What follows belongs to an exercise in optimizing a design on an open flow for small area, a short achievable clock period and few clock cycles per item; a production flow would make more cautious choices.
Function was checked by simulation only, so behaviour that the tests miss may differ from the original.

## config.mk

```make
export PLATFORM = sky130hd
export DESIGN_NAME = circular_convolution
export DESIGN_NICKNAME = circular_convolution
export VERILOG_FILES = /design/flow/design.v
export SDC_FILE = /design/flow/constraint.sdc
export NUM_CORES = 4
export LEC_CHECK = 0
export CAP_MARGIN = 20
export CORE_MARGIN = 2
export CORE_UTILIZATION = 40
export SLEW_MARGIN = 20
```

## constraint.sdc

```tcl
create_clock -name core_clock -period 10.0 [get_ports {clk}]
set_input_delay 2.0000 -clock core_clock [delete_from_list [all_inputs] [get_ports {clk}]]
set_output_delay 2.0000 -clock core_clock [all_outputs]
set_load 0.01 [all_outputs]
```

## design.v

```verilog
module circular_convolution #(
    parameter QLEN        = 16,
              FRAC_SIZE   = 12,
              WINDOW_SIZE = 16
)
(
    input                                    clk,
    input                                    rst,
    input        [WINDOW_SIZE*QLEN-1:0]      weights,
    input                                    in_valid,
    output logic                             in_ready,
    input        [WINDOW_SIZE*QLEN-1:0]      in_data,
    output logic                             out_valid,
    output logic [WINDOW_SIZE*QLEN-1:0]      out_data
);
    typedef enum logic[2:0] { 
        ST_IDLE     = 3'd0,
        ST_LOAD_ARG = 3'd1,
        ST_COMPUTE  = 3'd2
    } state_t;
    state_t state, next_state;
    localparam PTR_W   = $clog2 (WINDOW_SIZE);
    localparam MAX_PTR = PTR_W' (WINDOW_SIZE - 1);
    logic [PTR_W - 1: 0]              result_ptr;
    logic                             finished;
    logic [WINDOW_SIZE-1:0][QLEN-1:0] shifted_data;
    logic [WINDOW_SIZE-1:0][QLEN-1:0] weights_a, in_data_a, out_data_a;
    assign weights_a = weights;
    assign in_data_a = in_data;
    assign out_data  = out_data_a;
    assign in_ready  = (state == ST_IDLE);
    always_comb begin
        next_state = state;
        case (state)
            ST_IDLE: 
            begin
                if (in_valid)
                    next_state = ST_LOAD_ARG;
            end
            ST_LOAD_ARG:
            begin
                next_state = ST_COMPUTE;
            end
            ST_COMPUTE:
            begin
                if (finished)
                    next_state = ST_IDLE;
            end
        endcase
    end
    always_ff @ (posedge clk)
        if (rst)
            state <= ST_IDLE;
        else
            state <= next_state;
    always_ff @ (posedge clk) begin
        if (rst)
            result_ptr <= '0;
        else if (state == ST_COMPUTE)
            result_ptr <= (result_ptr == MAX_PTR) ? '0 : result_ptr + 1'b1;
    end
    assign finished = result_ptr == MAX_PTR;
    always_ff @ (posedge clk) begin
        if (next_state == ST_LOAD_ARG)
            shifted_data <= in_data_a;
        else if (next_state == ST_COMPUTE)
            shifted_data <= { shifted_data[0], shifted_data[WINDOW_SIZE - 1: 1] };
    end
    state_t              state_stage;
    logic [PTR_W - 1: 0] result_ptr_stage;
    logic                finished_stage;
    localparam SUM_SLICE_CNT = 16;
    localparam SUM_SLICE_SIZE = WINDOW_SIZE / SUM_SLICE_CNT;
    logic                    [QLEN-1:0] result;
    logic [SUM_SLICE_CNT-1:0][QLEN-1:0] sum_stage_r, sum_stage;
    logic signed [2*QLEN-1:0] wide_mult;
    logic signed [QLEN-1:0] sweight, sdata;
    always_comb
    begin
        for (int i = 0; i < SUM_SLICE_CNT; i ++)
        begin
            sum_stage[i] = '0;
            for (int j = 0; j < SUM_SLICE_SIZE; j ++)
            begin
                sweight = $signed (weights_a[i * SUM_SLICE_SIZE + j]);
                sdata   = $signed (shifted_data[i * SUM_SLICE_SIZE + j]);
                wide_mult = sweight * sdata;
                sum_stage[i] += wide_mult[FRAC_SIZE +: QLEN];
            end
        end
    end
    always_ff @ (posedge clk)
    begin
        sum_stage_r <= sum_stage;
    end
    always_comb
    begin
        result = '0;
        for (int i = 0; i < SUM_SLICE_CNT; i ++)
        begin
            result += sum_stage_r[i];
        end
    end
    always_ff @ (posedge clk)
    begin
        if (rst)
        begin
            state_stage      <= ST_IDLE;
            result_ptr_stage <= '0;
            finished_stage   <= '0;
        end
        else
        begin
            state_stage      <= state;
            result_ptr_stage <= result_ptr;
            finished_stage   <= finished;
        end
    end
    always_ff @ (posedge clk)
    begin
        if (state_stage == ST_COMPUTE)
            out_data_a[result_ptr_stage] <= result;
    end
    always_ff @ (posedge clk)
    begin
        if (rst)
            out_valid <= '0;
        else
            out_valid <= finished_stage;        
    end
endmodule
```

## run.sh

```bash
#!/bin/bash
# synth_recipe.tcl (not shown) runs the flow's synth.tcl, then flattens the netlist and writes it again
# the make line also repeats each setting of config.mk as NAME=value (left out here)
make -C /OpenROAD-flow-scripts/flow DESIGN_CONFIG=/design/flow/config.mk WORK_HOME=/design/flow/orfs CLKGATE_MAP_FILE= SYNTH_SCRIPT=/design/flow/synth_recipe.tcl finish
```

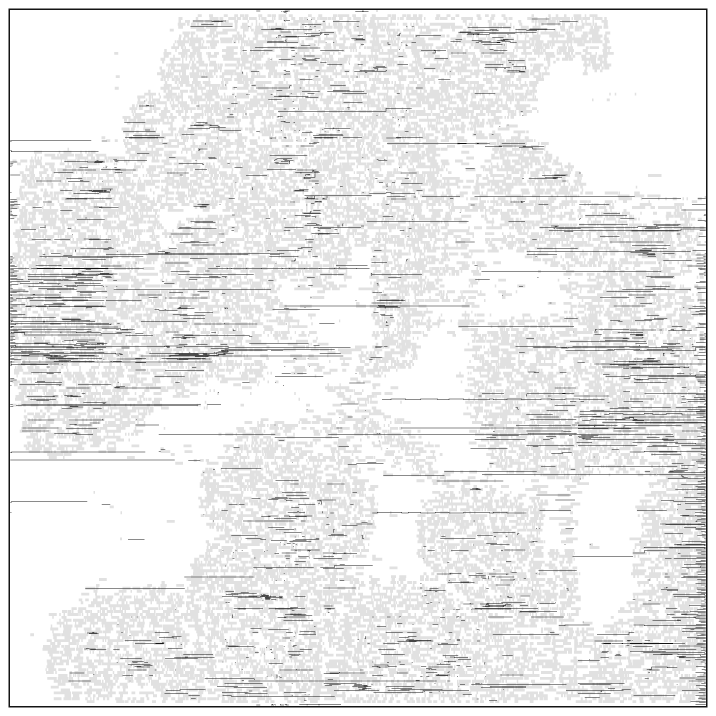
*Met3 routing, run 1*
Cells faint in the background.
longest straight run: 323 um
wire length on this layer: 28.9 mm
nets with wire on the layer: 1,287

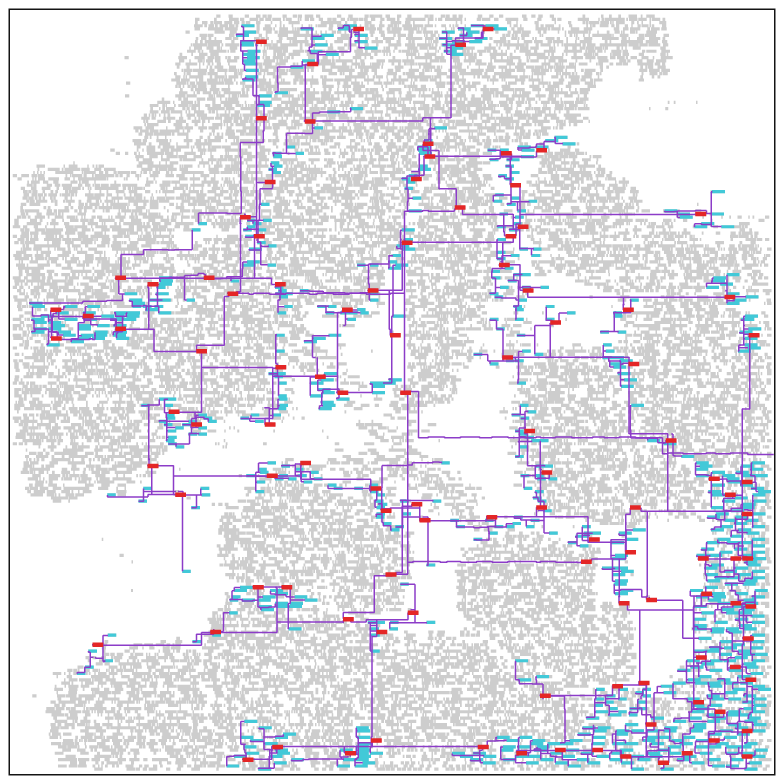
*Clock wires, drivers and flops, run 1*
[purple] clock wires | length: 15,400 um
[cyan] flip-flops | count: 784
[red] clock-net drivers | count: 110
routed clock nets: 111
flops lie: widely spread

==> reports/metrics.yaml <==
timing:
  worstMarginPinSlew_ns: 1.16
  finalHoldViolCount: 0
  final.period_utilization_pct: 82.1
  final.setup.tns_ns: 0
  finalWorstSetupSlack_ns: 1.79
  fin_crit_ns: 8.21
  slew_violations: 0
  fmax_mhz: 122
  skew_ns: 0.129
  rsz0062_at_grt: "false"
  setup_violations: 0
layout:
  clock_cell_area_share_pct: 1.98
  sh_seq_area_pct: 11.3
  drive_gt1_share_pct: 2.31
  signal_buffers: 940
  syn2layout_area_growth_pct: 10.3
  layout.cells.non_filler: 23700
  multi_input_area_um2: 128000
  ff_latch_area_um2: 20800
  buf_share_pct: 4.89
  nFillCells: 40400
  final_common_cell: "inv_1"
  antenna_cells: 64
  nonClockInverterCount: 4320
clock_tree:
  ctsResizeCount: 0
  htree_levels: 3
  root_buffer: "clkbuf_16"
  clockBufferDepth: 4
  clkLatencyLatePin_ns: 0.92
  holdBufCountCts: 0
  clk_pin_slew_ns: 0.07
global_route:
  grt_pass1_wl_mm: 762
  grtUsageMet1_pct: 30.8
  groute.usage.overall_pct: 23.6
  grt_use_met3_pct: 3.30
  grt_max_degree: 191
synthesis:
  synth-async-reset-ratio_pct: 0
  synth-seq-cells: 784
  synth_top_area_share_pct: 46.0
  syn_avg_cell_area_um2: 9.46
  synth_area_leader_cell: "fa_1"
  syn_area_um2: 168000
  synth-edff-count: 512
  yosysUniqueCellTypes: 85
  yosysWarnings: 1
place:
  postPlaceCellArea_um2: 181000
  dpl_worst_slack_ns: 0.959
  dp_hpwl_mm: 403
  portBuffers: 772
drt:
  first_iter_violations: 7434
  ant_nets: 0
  dr_total_vias: 117000
  wl_per_cell_um: 20.6
  dr.pass1.iters: 6
critical_path:
  cp.required_ns: 10.78
  worstSetupStartpointType: "input pin"
  crit_slowest_cell: "clkdlybuf4s50_1"
  cp_slowest_stage_delay_ns: 0.70
die:
  die_height_um: 651
  start_util_pct: 40.2
  die_w_um: 651
  die-area_um2: 424000
run:
  maxCapViolCount: 0
outcome:
  status: "finished clean"
Testbench counts for the RTL of run 1, summed over its fixed seeds: cycles 5,776, items 320.
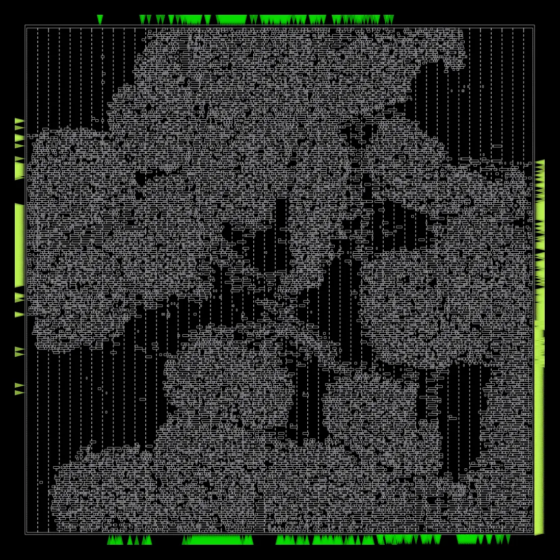
*Cell outlines without signal wires, run 1*
Row Count: 237
final core occ: 44.3%
Well Taps: 5,497
Core ar.: 417,000 um2
num sequential: 784

[run 1: worst max-delay path: cells and delay by family]
kind | cells | cell delay (ns)
fa+ha+maj | 7 | 3.47
compound gates | 5 | 1.73
buf+inv | 4 | 1.02
simple gates | 3 | 0.62
xor+xnor | 1 | 0.15
[run 1: cell families after synthesis]
logic type,share of synthesized area (%)
simple gates,15.4
xor+xnor,2.98
mux,0.132
buf+inv,11.2
compound gates,2.88
fa+ha+maj,55.0
flops,12.4
[run 1: stage by stage]
step / utilization (%) / hold slack, ns
2_1_floorplan: - / 0.414
3_3_place_gp: 43.4 / 0.454
3_5_place_dp: 43.4 / 0.448
4_1_cts: 44.3 / 0.468
5_1_grt: 44.3 / 0.471
6_report: 44.3 / 0.469
[run 1: path summary, 6_finish.rpt]
path	start	to	slack, ns	cells past startpoint
min reg2reg	finished_stage	out_valid	0.47	1
min	finished_stage	out_valid	0.47	1
max	weights[239]	sum_stage_r[239]	1.79	20
max reg2reg	sum_stage_r[146]	out_data_a[12]	2.20	23
[run 1: metal layers]
metal  share of wire, %  wire [um]
met5              0.060        291
met4                4.9      24100
met3                5.9      28900
met2                 48     234000
met1                 41     202000

## static timing again, ports no longer ideal
In the flow no input, the clock included, has a driving cell. The finished layout below was timed again as built, in two steps.
Step 1: set_driving_cell puts a clkbuf_16 on clk and a buf_2 on each other input, an assumption about the parent block.
Step 2 times the ports against the registers' clock, not the clock port: input delays grow and output delays shrink by t, the midpoint of the rising clock arrivals with the driver on.
Slacks: ideal / step 1 / step 2; pairs: ideal / step 1.
t (ns): 0.945
setup slack, ns: 1.792 / 1.816 / 0.871
worst setup path at the end: input to register
worst register clock-pin slew, ns: 0.07 / 0.07
pins driven straight from the clock port: 1
After both steps this run still meets setup and hold. For this run, drivers alone change the setup slack by +0.024 ns; drivers and shift together by -0.921 ns.
